This design comes from an exercise in tuning for small area, a short achievable clock period and few clock cycles on the open sky130 flow, not from production work. In this exercise RTL edits were held to simulation tests only and were not proved equivalent to the original. Power is estimated from default activity; no workload was simulated.

<file path="design/flow/config.mk">
export PLATFORM = sky130hd
export DESIGN_NAME = SPU
export DESIGN_NICKNAME = SPU
export VERILOG_FILES = /design/flow/design.v
export SDC_FILE = /design/flow/constraint.sdc
export NUM_CORES = 4
export LEC_CHECK = 0
export CAP_MARGIN = 20
export CORE_MARGIN = 2
export CORE_UTILIZATION = 40
export SLEW_MARGIN = 40
</file>
<file path="design/flow/constraint.sdc">
create_clock -name core_clock -period 8.0 [get_ports {clk}]
set_input_delay 1.6000 -clock core_clock [delete_from_list [all_inputs] [get_ports {clk}]]
set_output_delay 1.6000 -clock core_clock [all_outputs]
set_load 0.01 [all_outputs]
</file>
<file path="design/flow/design.v">
module SPU(
  clk,
  rst,
  i_start,
  i_op,
  i_dest,
  i_imm,
  i_strAlocation,
  i_strBlocation,
  i_mem_data,
  o_mem_addr,
  o_sreg_data,
  o_sreg_addr,
  o_sreg_we,
  o_done,
  o_mem_re
);
input clk, rst, i_start;
input [3:0] i_op, i_dest;
input [7:0] i_imm;
input [31:0] i_strAlocation, i_strBlocation;
input [127:0] i_mem_data;
output o_done;
output o_sreg_we;
output [3:0] o_sreg_addr;
output [31:0] o_mem_addr, o_sreg_data;
output o_mem_re;
localparam INIT  = 3'd0;
localparam IDLE  = 3'd1;
localparam WAIT  = 3'd2;
reg done;
reg nxtjob, start_job, rst_done, set_done, en_waitCounter, clr_waitCounter;
reg [2:0] state, nxstate;
wire instr_full, instr_empty, minWait_done, core1_done;
reg [3:0] operation, destination;
reg [7:0] immediate;
reg [31:0] strAloc, strBloc;
wire [79:0] fifo_in, fifo_out;
reg prev_done;
assign o_done = done & !prev_done;
always @(posedge clk or posedge rst) begin
    if (rst)
      prev_done <= 1'b0;
    else
      prev_done <= done;
end
always @(posedge clk or posedge rst) begin
    if (rst)
      start_job <= 1'b0;
    else if(i_start)
      start_job <= 1'b1;
    else 
      start_job <= 1'b0;
end
always @(posedge clk or posedge rst) begin
    if (rst)
      operation <= 4'd0;
    else
      operation <= i_op;
end
always @(posedge clk or posedge rst) begin
    if (rst)
      immediate <= 8'd0;
    else
      immediate <= i_imm;
end
always @(posedge clk or posedge rst) begin
    if (rst)
      destination <= 4'd0;
    else
      destination <= i_dest;
end
always @(posedge clk or posedge rst) begin
    if (rst)
      strAloc <= 32'd0;
    else
      strAloc <= i_strAlocation;
end
always @(posedge clk or posedge rst) begin
    if (rst)
      strBloc <= 32'd0;
    else
      strBloc <= i_strBlocation;
end
SPUCore core1 (
  .clk(clk),
  .rst(rst),
  .i_start(start_job),
  .i_op(operation),
  .i_dest(destination),
  .i_imm(immediate),
  .i_strAlocation(strAloc),
  .i_strBlocation(strBloc),
  .i_mem_data(i_mem_data),
  .o_mem_addr(o_mem_addr),
  .o_mem_re(o_mem_re),  
  .o_sreg_data(o_sreg_data),
  .o_sreg_addr(o_sreg_addr),
  .o_sreg_we(o_sreg_we),
  .o_done(core1_done)
);
UpCounter #(.LIMIT(2), .MAXBITS(2)) waitcounter (
  .clk(clk),
  .rst(rst),
  .i_en(en_waitCounter),
  .i_clear(clr_waitCounter),
  .o_value(),
  .o_done(minWait_done)
);
always @(posedge clk or posedge rst) begin
	if (rst)
		done <= 1'b0;
	else if (set_done || core1_done)
		done <= 1'b1;
	else if (rst_done)
		done <= 1'b0;
end
always @(posedge clk or posedge rst) begin
	if (rst)
		state <= INIT;
	else
		state <= nxstate;
end
always @(*) begin
	nxstate = state;
	nxtjob = 1'b0;
	set_done = 1'b0;
	rst_done = 1'b0;
	en_waitCounter = 1'b0;
	clr_waitCounter = 1'b0;
	case (state)
		INIT: begin
			nxstate = IDLE;
			set_done = 1'b1;
		end
		IDLE: begin
			if (i_start && done) begin
				nxstate = WAIT;
				nxtjob = 1'b1;
				rst_done = 1'b1;
				clr_waitCounter = 1'b1;
			end
		end
		WAIT: begin
			en_waitCounter = 1'b1;
			if (minWait_done) begin
				nxstate = IDLE;
			end
		end
		default: begin
			nxstate = INIT;
		end
	endcase
end
endmodule
module SPUCore (
  clk,
  rst,
  i_start,
  i_op,
  i_dest,
  i_imm,
  i_strAlocation,
  i_strBlocation,
  i_mem_data,
  o_mem_addr,
  o_mem_re,
  o_sreg_data,
  o_sreg_addr,
  o_sreg_we,
  o_done
);
input clk, rst, i_start;
input [3:0] i_op, i_dest;
input [7:0] i_imm;
input [31:0] i_strAlocation, i_strBlocation;
input [127:0] i_mem_data;
output reg o_done, o_mem_re, o_sreg_we;
output [3:0] o_sreg_addr;
output signed [31:0] o_sreg_data;
output reg [31:0] o_mem_addr;
localparam IDLE   = 3'd0;
localparam FTCHA  = 3'd1;
localparam FTCHB  = 3'd2;
localparam STRT   = 3'd3;
localparam WORK   = 3'd4;
localparam RSLT   = 3'd5;
localparam FTCHA2 = 3'd6;
localparam STRLEN  = 4'd0;
localparam STRCMP  = 4'd1;
localparam STRCHR  = 4'd2;
localparam STRRCHR = 4'd3;
localparam STRCCHR = 4'd4;
localparam STRSTR  = 4'd5;
localparam STRLST  = 4'd5;
localparam ADDRINCAMT = 32'd16;
reg noNullMatches;
reg [2:0] state;
reg [2:0] nxstate;
reg [3:0] operation;
reg [3:0] destination;
reg [7:0] immediate;
reg [31:0] strAloc;
reg [31:0] strBloc;
reg [31:0] strCounter;
reg [31:0] strChunks;
reg [127:0] stringB;
reg [255:0] stringA;
wire [4:0] zpenc_out;
wire [4:0] mpenc_out;
wire [4:0] zcnt_out;
wire [4:0] penc_out;
wire [4:0] zerospenc_out;
reg start_job, save_instr, working;
reg save_stringA, save_stringB, zero_stringB, load_stringB, shift_stringA, append_stringA, save_stringA2;
reg inc_strAloc, inc_strBloc, clr_strCounter, inc_strCounter, neg_strCounter, set_strCounter;
reg inc_strChunks, clr_strChunks;
reg return_strCmp, return_strCounter;
reg [7:0] searchChr;
reg [31:0] penc_value;
reg [31:0] amt_inc_strCounter;
reg [31:0] amt_strCounter;
wire cmpr_done, cmpr_strAgte;
wire [15:0] cmpr_out;
wire [15:0] cmpr_zerosA;
wire [15:0]  cmpr_zerosB;
Comparator cmpr (
   .clk(clk),
   .rst(rst),
   .i_set(working),
   .i_stringA(stringA[127:0]),
   .i_stringB(stringB),
   .i_NullNeverMatches(noNullMatches),
   .o_result(cmpr_out),
   .o_zerosA(cmpr_zerosA),
   .o_zerosB(cmpr_zerosB),
   .o_greater(cmpr_strAgte),
   .o_done(cmpr_done)
);
reg clr_strALenCounter, en_strALenCounter;
wire strAFetch, strASave;
wire [3:0] strALenCounter_val;
UpCounter #(.LIMIT(15), .MAXBITS(4)) strALenCounter (
	.clk(clk),
	.rst(rst),
	.i_en(en_strALenCounter),
	.i_clear(clr_strALenCounter),
	.o_value(strALenCounter_val),
	.o_done()
);
assign strAFetch = strALenCounter_val == 4'd14;
assign strASave  = strALenCounter_val == 4'd15;
assign o_sreg_data = (return_strCounter ? strCounter : 
					return_strCmp	 ? (cmpr_strAgte ? {16'd0, (~cmpr_out)+1} : {16'd0, cmpr_out}) :
									   {16'd0, cmpr_out});
assign o_sreg_addr = destination;
reg chunkA_has_null;
integer k;
always @(*) begin
	chunkA_has_null = 1'b0;
	for (k = 0; k < 16; k = k + 1)
		if (stringA[8*k +: 8] == 8'h00) chunkA_has_null = 1'b1;
end
assign isComparedAllZeros = (|cmpr_out) == 1'b0;
assign isComparedAllOnes = (&cmpr_out) == 1'b1;
assign isAllNullStrA = (&cmpr_zerosA) == 1'b1;
assign isAllNullStrB = (&cmpr_zerosB) == 1'b1;
assign isNullInStrA = (|cmpr_zerosA) != 1'b0;
assign isNullInStrB = (|cmpr_zerosB) != 1'b0;
always @(posedge clk or posedge rst) begin
	if (rst)
		noNullMatches <= 1'b0;
	else if (operation == STRSTR) begin
		noNullMatches <= 1'b1;
	end
	else begin
		noNullMatches <= 1'b0;
	end
end
always @(posedge clk or posedge rst) begin
	if (rst)
		strCounter <= 32'd0;
	else if (set_strCounter)
		strCounter <= amt_strCounter;
	else if (inc_strCounter)
		strCounter <= strCounter + amt_inc_strCounter;
	else if (neg_strCounter)
		strCounter <= {32{1'b1}};
	else if (clr_strCounter)
		strCounter <= 32'd0;
end
always @(posedge clk or posedge rst) begin
	if (rst)
		strChunks <= 32'd0;
	else if (inc_strChunks)
		strChunks <= strChunks + 32'd16;
	else if (clr_strChunks)
		strChunks <= 32'd0;
end
always @(posedge clk or posedge rst) begin
	if (rst)
		strAloc <= 32'd0;
	else if (save_instr)
		strAloc <= i_strAlocation;
	else if (inc_strAloc)
		strAloc <= strAloc + ADDRINCAMT;
end
always @(posedge clk or posedge rst) begin
	if (rst)
		strBloc <= 32'd0;
	else if (save_instr)
		strBloc <= i_strBlocation;
	else if (inc_strBloc)
		strBloc <= strBloc + ADDRINCAMT;
end
always @(posedge clk or posedge rst) begin
	if (rst) begin
		operation <= 4'd0;
		destination <= 4'd0;
		immediate <= 8'd0;
	end
	else if (save_instr) begin
		operation <= i_op;
		destination <= i_dest;
		immediate <= i_imm;
	end
end
always @(posedge clk or posedge rst) begin
	if (rst)
		working <= 1'b0;
	else if (start_job)
		working <= 1'b1;
	else if (o_done)
		working <= 1'b0;
end
always @(posedge clk or posedge rst) begin
	if (rst)
		stringA <= 128'd0;
	else if (save_stringA)
		stringA <= {{16{8'hff}}, i_mem_data};
	else if (save_stringA2)
		stringA <= {i_mem_data, stringA[127:0]};
	else if (shift_stringA)
		stringA <= {8'hff, stringA[255:8]};
	else if (append_stringA)
		stringA <= {i_mem_data, stringA[135:8]};
end
always @(posedge clk or posedge rst) begin
	if (rst)
		stringB <= 128'd0;
	else if (save_stringB)
		stringB <= i_mem_data;
	else if (zero_stringB)
		stringB <= 128'd0;
	else if (load_stringB)
		stringB <= {16{searchChr}};
end
PriorityEnc #(.WIDTH(16)) penc (
	.in(cmpr_out),
	.out(penc_out)
);
ZeroPriorityEnc #(.WIDTH(16)) zpenc (
	.in(cmpr_out),
	.out(zpenc_out)
);
ZeroPriorityEnc #(.WIDTH(16)) zzpenc (
	.in(~cmpr_zerosB),
	.out(zerospenc_out)
);
MSBZeroPriorityEnc #(.WIDTH(16)) mpenc (
	.in(cmpr_out),
	.out(mpenc_out)
);
ZeroCounter #(.WIDTH(16)) zcnt (
	.in(cmpr_out),
	.out(zcnt_out)
);
always @(*) begin
	nxstate = state;
	start_job = 1'b0;
	o_mem_addr = strAloc + ADDRINCAMT;
	o_mem_re = 1'b0;
	o_sreg_we = 1'b0;
	return_strCounter = 1'b0;
	return_strCmp = 1'b0;
	save_stringA = 1'b0;
	save_stringB = 1'b0;
	zero_stringB = 1'b0;
	load_stringB = 1'b0;
	shift_stringA = 1'b0;
	append_stringA = 1'b0;
	save_stringA2 = 1'b0;
	searchChr = 8'h00;
	save_instr = 1'b0;
	inc_strAloc = 1'b0;
	inc_strBloc = 1'b0;
	inc_strCounter = 1'b0;
	amt_inc_strCounter = 32'd16;
	clr_strCounter = 1'b0;
	neg_strCounter = 1'b0;
	set_strCounter = 1'b0;
	clr_strChunks = 1'b0;
	inc_strChunks = 1'b0;
	penc_value = 16'd0;
	clr_strALenCounter = 1'b0;
	en_strALenCounter = 1'b0;
	amt_strCounter = 32'd0;
	o_done = 1'b0;
	case (state)
		IDLE: begin
			if (i_start && i_op <= STRLST) begin
				nxstate = FTCHA;
				save_instr = 1'b1;
				o_mem_addr = i_strAlocation;
				o_mem_re = 1'b1;
				if (i_op == STRRCHR || i_op == STRSTR) begin
					clr_strChunks = 1'b1;
					neg_strCounter = 1'b1;
					clr_strALenCounter = 1'b1;
				end
				else begin
					clr_strCounter = 1'b1;
					clr_strALenCounter = 1'b1;
				end
			end
		end
		FTCHA: begin
			save_stringA = 1'b1;
			case (operation)
				STRLEN: begin
					nxstate = STRT;
					zero_stringB = 1'b1;
					start_job = 1'b1;
				end
				STRCMP: begin
					nxstate = FTCHB;
					o_mem_addr = strBloc;
					o_mem_re = 1'b1;
				end
				STRCHR: begin
					nxstate = STRT;
					searchChr = immediate;
					load_stringB = 1'b1;
					start_job = 1'b1;
				end
				STRRCHR: begin
					nxstate = STRT;
					searchChr = immediate;
					load_stringB = 1'b1;
					start_job = 1'b1;
				end
				STRCCHR: begin
					nxstate = STRT;
					searchChr = immediate;
					load_stringB = 1'b1;
					start_job = 1'b1;
				end
				STRSTR: begin
					nxstate = FTCHB;
					o_mem_addr = strBloc;
					o_mem_re = 1'b1;
					start_job = 1'b1;
				end
				default: nxstate = IDLE;
			endcase
		end
		FTCHB: begin
			if (operation == STRSTR && !chunkA_has_null) begin
				nxstate = FTCHA2;
				save_stringB = 1'b1;
				inc_strAloc = 1'b1;
				o_mem_re = 1'b1;
			end
			else begin
				nxstate = STRT;
				save_stringB = 1'b1;
				start_job = 1'b1;
			end
		end
		FTCHA2: begin
			nxstate = STRT;
			save_stringA2 = 1'b1;
		end
		STRT: begin
			nxstate = WORK;
		end
		WORK: begin
			nxstate = WORK;
			case (operation)
				STRLEN: begin
					if (isAllNullStrA) begin	    
						nxstate = RSLT;
					end
					else if (!isNullInStrA) begin   
						nxstate = FTCHA;
						inc_strAloc = 1'b1;
						o_mem_re = 1'b1;
						inc_strCounter = 1'b1;
					end
					else begin					  
						nxstate = RSLT;
						amt_inc_strCounter = {28'd0, zpenc_out};
						inc_strCounter = 1'b1;
					end
				end
				STRCMP: begin
					if (isNullInStrA || isNullInStrB) begin   
						nxstate = RSLT;
					end
					else if (!isComparedAllZeros) begin	   
						nxstate = RSLT;
					end
					else begin							    
						nxstate = FTCHA;
						inc_strAloc = 1'b1;
						inc_strBloc = 1'b1;
						o_mem_re = 1'b1;
					end
				end
				STRCHR: begin
					if (!isComparedAllOnes) begin
						nxstate = RSLT;
						amt_inc_strCounter = {28'd0, zpenc_out};
						inc_strCounter = 1'b1;
					end
					else if (!isNullInStrA) begin   
						nxstate = FTCHA;
						inc_strAloc = 1'b1;
						o_mem_re = 1'b1;
						inc_strCounter = 1'b1;
					end
					else begin					  
						nxstate = RSLT;
						neg_strCounter = 1'b1;
					end
				end
				STRRCHR: begin
					if (!isComparedAllOnes) begin
						amt_strCounter = {16'd0, mpenc_out} + strChunks;
						set_strCounter = 1'b1;
					end
					if (!isNullInStrA) begin   
						nxstate = FTCHA;
						inc_strAloc = 1'b1;
						o_mem_re = 1'b1;
						inc_strChunks = 1'b1;
					end
					else begin					  
						nxstate = RSLT;
					end
				end
				STRCCHR: begin
					if (!isComparedAllOnes) begin
						amt_inc_strCounter = {27'd0, zcnt_out};
						inc_strCounter = 1'b1;
					end
					if (!isNullInStrA) begin   
						nxstate = FTCHA;
						inc_strAloc = 1'b1;
						o_mem_re = 1'b1;
					end
					else begin					  
						nxstate = RSLT;
					end
				end
				STRSTR: begin  
					if (isAllNullStrA) begin  
						nxstate = RSLT;
						neg_strCounter = 1'b1;
					end
					else if (isAllNullStrB) begin
						nxstate = RSLT;  
					end
					else if (!cmpr_out[0] && zerospenc_out == penc_out) begin  
						nxstate = RSLT;
						if (strCounter == {32{1'b1}}) begin
							amt_strCounter = {16'd0, zpenc_out}; 
							set_strCounter = 1'b1;
						end
					end
					else if (!isComparedAllZeros) begin
						shift_stringA = 1'b1;
						inc_strCounter = 1'b1;
						amt_inc_strCounter = 32'd1;
						if (!isNullInStrA) begin
							en_strALenCounter = 1'b1;
							if (strAFetch) begin  
								inc_strAloc = 1'b1;
								o_mem_re = 1'b1;
							end
							else if (strASave) begin
								shift_stringA = 1'b0;
								append_stringA = 1'b1;
							end
						end
					end
					else begin
						nxstate = RSLT;
						neg_strCounter = 1'b1;
					end
				end
				default: nxstate = IDLE;
			endcase
		end
		RSLT: begin
			o_done = 1'b1;
			o_sreg_we = 1'b1;
			nxstate = IDLE;
			if (operation == STRCMP) begin
				return_strCmp = 1'b1;
			end
			else begin
				return_strCounter = 1'b1;
			end
		end
		default: nxstate = IDLE;
	endcase
end
always @(posedge clk or posedge rst) begin
	if (rst)
		state <= IDLE;
	else
		state <= nxstate;
end
endmodule
module Comparator (
   clk,
   rst,
   i_set,
   i_stringA, 
   i_stringB,
   i_NullNeverMatches,
   o_result,
   o_zerosA,
   o_zerosB,
   o_greater,
   o_done
);
   input clk, rst;
   input i_set, i_NullNeverMatches;
   input [127:0] i_stringA, i_stringB;
   output reg [15:0] o_result, o_zerosA, o_zerosB;
   output reg o_done, o_greater;
   wire [15:0] compare, zerosA, zerosB, greater;
   wire [127:0] bitsA, bitsB;
   always @(posedge clk, posedge rst) begin
      if (rst)
		o_greater <= 1'b0;
      else if (i_set)
		o_greater <= |greater;
   end
   always @(posedge clk, posedge rst) begin
      if (rst)
		o_result <= 16'h0000;
      else if (i_set)
		o_result <= compare;
   end
   always @(posedge clk, posedge rst) begin
      if (rst)
		o_zerosA <= 16'h0000;
      else if (i_set)
		o_zerosA <= ~zerosA;
   end
   always @(posedge clk, posedge rst) begin
      if (rst)
		o_zerosB <= 16'h0000;
      else if (i_set)
		o_zerosB <= ~zerosB;
   end
   always @(posedge clk, posedge rst) begin
      if (rst)
		o_done <= 1'b0;
      else if (i_set)
		o_done <= 1'b1;
      else
		o_done <= 1'b0;
   end
   assign bitsA[7:0] = i_stringA[7:0];
   assign bitsB[7:0] = i_stringB[7:0];
   assign zerosA[0] = |(i_stringA[7:0]);
   assign zerosB[0] = |(i_stringB[7:0]);
   assign compare[0] = ((i_NullNeverMatches && bitsB[7:0] == 8'h00) ? 1'b1 : |(bitsA[7:0] ^ bitsB[7:0]));
   assign greater[0] = (bitsA[7:0] < bitsB[7:0]);
   genvar index;
   generate 
      for (index = 1; index < 16; index = index + 1) begin : gen_cmpr
		assign bitsA[(8*(index+1)-1):(8*index)] = ( (bitsA[(8*(index)-1):(8*(index-1))] != 8'h0) ? i_stringA[(8*(index+1)-1):(8*index)] : 8'h00 );
		assign bitsB[(8*(index+1)-1):(8*index)] = ( (bitsB[(8*(index)-1):(8*(index-1))] != 8'h0) ? i_stringB[(8*(index+1)-1):(8*index)] : 8'h00 );
		assign zerosA[index] = |(bitsA[(8*(index+1)-1):(8*index)]);
		assign zerosB[index] = |(bitsB[(8*(index+1)-1):(8*index)]);
		assign compare[index] = ((i_NullNeverMatches && bitsB[(8*(index+1)-1):(8*index)] == 8'h00) ? 1'b1 : |(bitsA[(8*(index+1)-1):(8*index)] ^ bitsB[(8*(index+1)-1):(8*index)]));
        assign greater[index] = (bitsA[(8*(index+1)-1):(8*index)] < bitsB[(8*(index+1)-1):(8*index)]);
      end
   endgenerate
endmodule
module PriorityEnc (
  in,
  out
);
  parameter WIDTH = 16;
  input [(WIDTH-1):0] in; 
  output reg [(
   (WIDTH <= 2) ? 1 : 
   (WIDTH <= 4) ? 2 : 
   (WIDTH <= 8) ? 3 : 
   (WIDTH <= 16) ? 4 : 
   (WIDTH <= 32) ? 5 : 
   (WIDTH <= 64) ? 6 : 
   (WIDTH <= 128) ? 7 : 
   -1):0] out;
  integer i;
  always @(*) begin
    out = 0;  
    for (i = (WIDTH-1); i >= 0; i = i-1)
        if (in[i]) out = i;
  end
endmodule
module ZeroPriorityEnc (
  in,
  out
);
  parameter WIDTH = 16;
  input [(WIDTH-1):0] in; 
  output reg [(
   (WIDTH <= 2) ? 1 : 
   (WIDTH <= 4) ? 2 : 
   (WIDTH <= 8) ? 3 : 
   (WIDTH <= 16) ? 4 : 
   (WIDTH <= 32) ? 5 : 
   (WIDTH <= 64) ? 6 : 
   (WIDTH <= 128) ? 7 : 
   -1):0] out;
  integer i;
  always @(*) begin
    out = 0;  
    for (i = (WIDTH-1); i >= 0; i = i-1)
        if (!in[i]) out = i;
  end
endmodule
module MSBZeroPriorityEnc (
  in,
  out
);
  parameter WIDTH = 16;
  input [(WIDTH-1):0] in; 
  output reg [(
   (WIDTH <= 2) ? 1 : 
   (WIDTH <= 4) ? 2 : 
   (WIDTH <= 8) ? 3 : 
   (WIDTH <= 16) ? 4 : 
   (WIDTH <= 32) ? 5 : 
   (WIDTH <= 64) ? 6 : 
   (WIDTH <= 128) ? 7 : 
   -1):0] out;
  integer i;
  always @(*) begin
    out = 0;  
    for (i = 0; i <= (WIDTH-1); i = i+1)
        if (!in[i]) out = i;
  end
endmodule
module ZeroCounter (
  in,
  out
);
  parameter WIDTH = 16;
  input [(WIDTH-1):0] in; 
  output reg [(
   (WIDTH <= 2) ? 1 : 
   (WIDTH <= 4) ? 2 : 
   (WIDTH <= 8) ? 3 : 
   (WIDTH <= 16) ? 4 : 
   (WIDTH <= 32) ? 5 : 
   (WIDTH <= 64) ? 6 : 
   (WIDTH <= 128) ? 7 : 
   -1):0] out;
  integer i;
  always @(*) begin
    out = 0;  
    for (i = 0; i <= (WIDTH-1); i = i+1)
        out = out + ~in[i];
  end
endmodule
module UpCounter (
  clk,
  rst,
  i_en,
  i_clear,
  o_value,
  o_done
);
	parameter LIMIT	  = 16'hFFFF;
	parameter MAXBITS = 16;
	input clk, rst, i_en, i_clear;
	output reg [MAXBITS-1:0] o_value;
	output o_done;
	assign o_done = (o_value >= LIMIT);
	always @(posedge clk or posedge rst) begin
    		if (rst)
        		o_value <= {(MAXBITS){1'b0}};
    		else if (i_clear)
        		o_value <= {(MAXBITS){1'b0}};
    		else if (i_en)
        		o_value <= o_value + 1'b1;
	end
endmodule
</file>
<file path="design/flow/run.sh">
#!/bin/bash
# synth_recipe.tcl (not shown) runs the flow's synth.tcl, then flattens the netlist and writes it again
# the make line also repeats each setting of config.mk as NAME=value (left out here)
make -C /OpenROAD-flow-scripts/flow DESIGN_CONFIG=/design/flow/config.mk WORK_HOME=/design/flow/orfs CLKGATE_MAP_FILE= SYNTH_SCRIPT=/design/flow/synth_recipe.tcl finish
</file>
==> images/layout.png <==
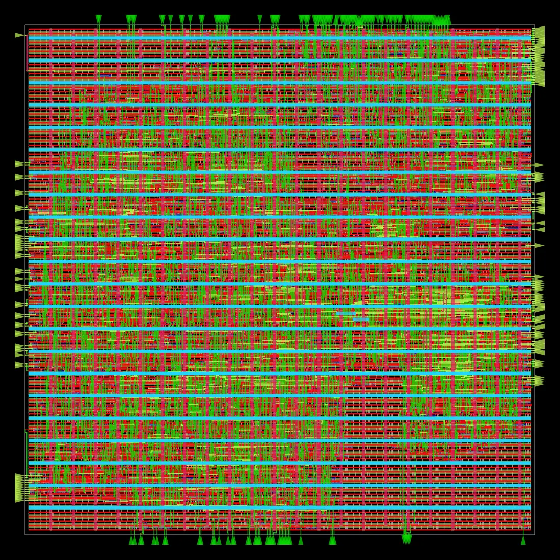
utilization after layout: 0.473
number of core rows: 112
Die Outline Area: 0.0960 mm^2
Boundary Pins: 282

==> images/layer_met2.png <==
(1.5 px per um)
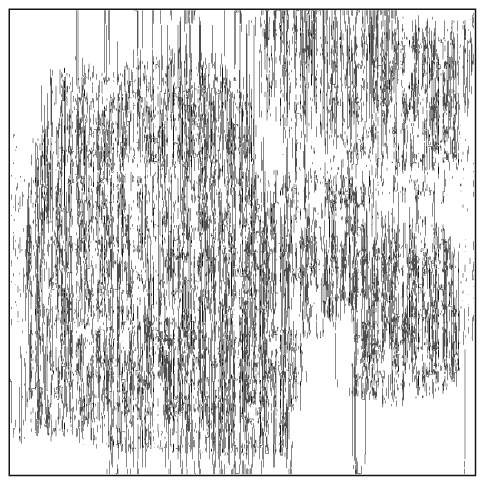
main direction: vertical
wire length on this layer: 59.0 mm
longest straight run: 134 um
nets with wire on the layer: 3764
share of all routed wire: 46%
met2 Track Usage GR: 0.417
count of vias placed by the detailed router: 33457
detailed-route wire length: 128000 um

==> summary.txt <==
Worst hold path
The hold-critical path depth is 2. The launch point of the worst hold path is strBloc[3].

STA
The hold violation count in the final report is 0. Derived from the worst setup path, the maximum achievable clock frequency is 0.158 GHz. Setup repair after global routing left no endpoint under its margin. Setup violations remaining at the end of the flow were counted as 0. Clock skew on the completed layout was measured at 0.0244 ns.

The measured slew at the worst slew-check pin is 0.882 ns. The final max-slew violation count is 0.

Placement
The cell count after placement is 5633. The total of buffers placed on input and output ports is 281. The HPWL after detailed placement is 88200 um. The congestion estimate from routability-driven global placement came to 0.930. The placed instances occupy a cell area of 0.0412 mm^2.

Prior to clock tree synthesis, the placed netlist has a worst setup slack of 1.81 ns.

Critical path
The cell family contributing the most delay on the critical path is adder cells. The cell type of the slowest stage on the worst timing path is sky130_fd_sc_hd__fa_1. The class of the most critical setup path is reg2reg. The cell count of the worst reg-to-reg path is 20.

Data on the critical path arrives at its endpoint at 6.83 ns. STA classifies the critical path endpoint as a flop. Setup slack on the worst reg-to-reg path comes out at 1.68 ns. The signal on the critical path passes through inv_1, fa_1, fa_1, fa_1, fa_1, ha_1, fa_1, a21o_1, a21oi_1, nand2_1, a41oi_1, o21ai_0, ha_1, a21boi_0, o211ai_1, nor4_1, and2_1, o31ai_1, a211oi_1, a211oi_1.

Counting both buffers and inverters, the worst setup path holds a total of 1. The critical path depth is 20.

Global route
The initial antenna violation count is 7. For this run, global-route usage on met3 was measured as 0.0397. The global-route congestion overflow total is 0. Entering global routing, the biggest net connects 134 pins. In the global route stage, met1 resource usage came out at 0.367.

Power and ir drop
The largest vdd supply drop is 0.204 mV. The power density of the placed cells is 389 mW/mm^2. The cell-internal power is 0.00995 W.

The power in the clock group is 0.00388 W. The share of total power dissipated in sequential elements is 0.353. The analysis attributes to net switching a power of 0.00719 W. The switching share of total power is 0.420.

The clock share of power is 0.227. The group drawing the most power is combinational logic. The total power is 0.0171 W.

Clocking
After clock tree synthesis, the clock-pin slew on the worst setup and hold paths is 0.06 ns. TritonCTS built the clock tree. Counting the buffers created by CTS gives 80. The H-tree was split into 3 levels. After clock tree synthesis, the repair step resized 0 gates. Clock tree synthesis found a total of 669 sinks.

In this run the deepest clock path goes through 3 buffers.

Drt
The top layer reached by signal wires is met5. The detail-routed net length per standard cell is 22.1 um. The count of nets left with antenna violations after detail routing is 0. The remaining design rule violation count is 0. The met2 routed wirelength is 59000 um. In the routed layout, each cell is associated on average with a via count of 5.79.

Finish
The largest registers in the layout are core1.stringA (256), core1.stringB (128). The share of final-layout standard cells stronger than drive strength 1 is 0.0498. At the end of the flow, the number of nets in the layout was 4836.

The total of fill cells in the finished design is 9034. The number of antenna diodes in the final layout is 6. The clock buffers instantiated in the layout total 121. From synthesis to final layout, the design area changed by 17.8%. Registers take 0.0167 mm^2. The multi-input logic portion of the cell area is 0.436.

The most common cell after layout, fill and taps aside is sky130_fd_sc_hd__nand2_1. The post-route cell area is 0.0441 mm^2. Of all the cell area in the finished design, the clock network holds 0.0632.

The layout has 348 buffers outside the clock class.

Synthesis
The net count of the mapped netlist is 4706. Of the total synthesized cell area, the portion taken by AND, OR, NAND and NOR gates is 0.247. By area, the combinational part of the netlist is dominated by simple AND/OR/NAND/NOR gates. The area share of the largest cell type after synthesis is 0.448. The number of warning messages in the yosys log is 15. The most common cell in the netlist is sky130_fd_sc_hd__nand2_1. Of the total synthesized cell area, the portion taken by full adders, half adders and majority gates is 0.0571. Yosys attributes the largest share of cell area to sky130_fd_sc_hd__dfrtp_1 (45%), sky130_fd_sc_hd__nand2_1 (7.8%), sky130_fd_sc_hd__ha_1 (5.1%), sky130_fd_sc_hd__a31oi_1 (4.8%), sky130_fd_sc_hd__nand3_1 (4.7%). By count the netlist is led by sky130_fd_sc_hd__nand2_1 (779), sky130_fd_sc_hd__dfrtp_1 (669), sky130_fd_sc_hd__nor2_1 (404). The instance count of the mapped netlist is 4331. For this run, the register share of the synthesized area comes to 0.448. Measured against the total synthesized area, the mux share comes to 0.0332. The number of flops mapped to enable cells by yosys is 0.

Floorplan
The floorplan step set the die height to 310 um. In this run the horizontal extent of the chip is 310 um. Tap insertion was completed with 1254 tapcells.

Flow run
Max-cap violations in this run came to 0.

Run status
The flow ran to the end and the layout has no timing, DRC or antenna violations.
Testbench counts, summed over its fixed seeds: cycles 34,534.
==> images/detail.png <==
Region (220, 220) to (245, 245) um. Cells in gray, sequential cells in the stronger gray; small squares are vias.
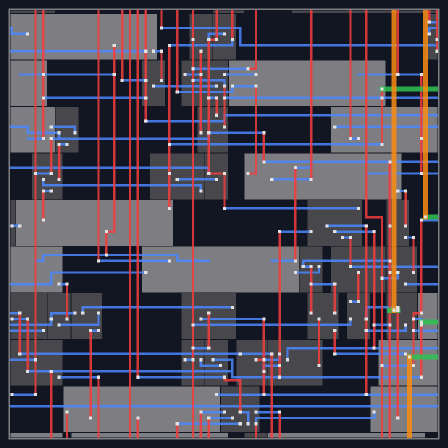
legend:
  metal 2:
    color: red
  metal 1:
    color: blue
  metal 3:
    color: green
  metal 4:
    color: orange
netlist names of flops here include: core1.strBloc (3), strBloc (3)
cells with their middle in the window: 34
sequential cells in the window: 7
most frequent: dfrtp_1 (7), nand2_1 (6)

## separate check: timing with driven ports
No port has a modelled driver above. Below, the same layout with a new extraction and two added sets of constraints. Step 1: set_driving_cell puts a clkbuf_16 on clk and a buf_2 on each other input, an assumption about the parent block. Step 2 also shifts input and output timing later by t, the mid clock arrival at the registers, as if the neighbouring blocks saw the same clock. a / b / c = no drivers / after step 1 / after step 2; a / b = the first two.
shift t [ns]: 0.705
setup WS [ns]: 1.683 / 1.675 / 1.683
hold WS [ns]: 0.433 / 0.433 / 0.433
After both steps this run still meets setup and hold. The setup slack of this run moves by -0.008 ns with the drivers and by 0.000 ns with both steps.
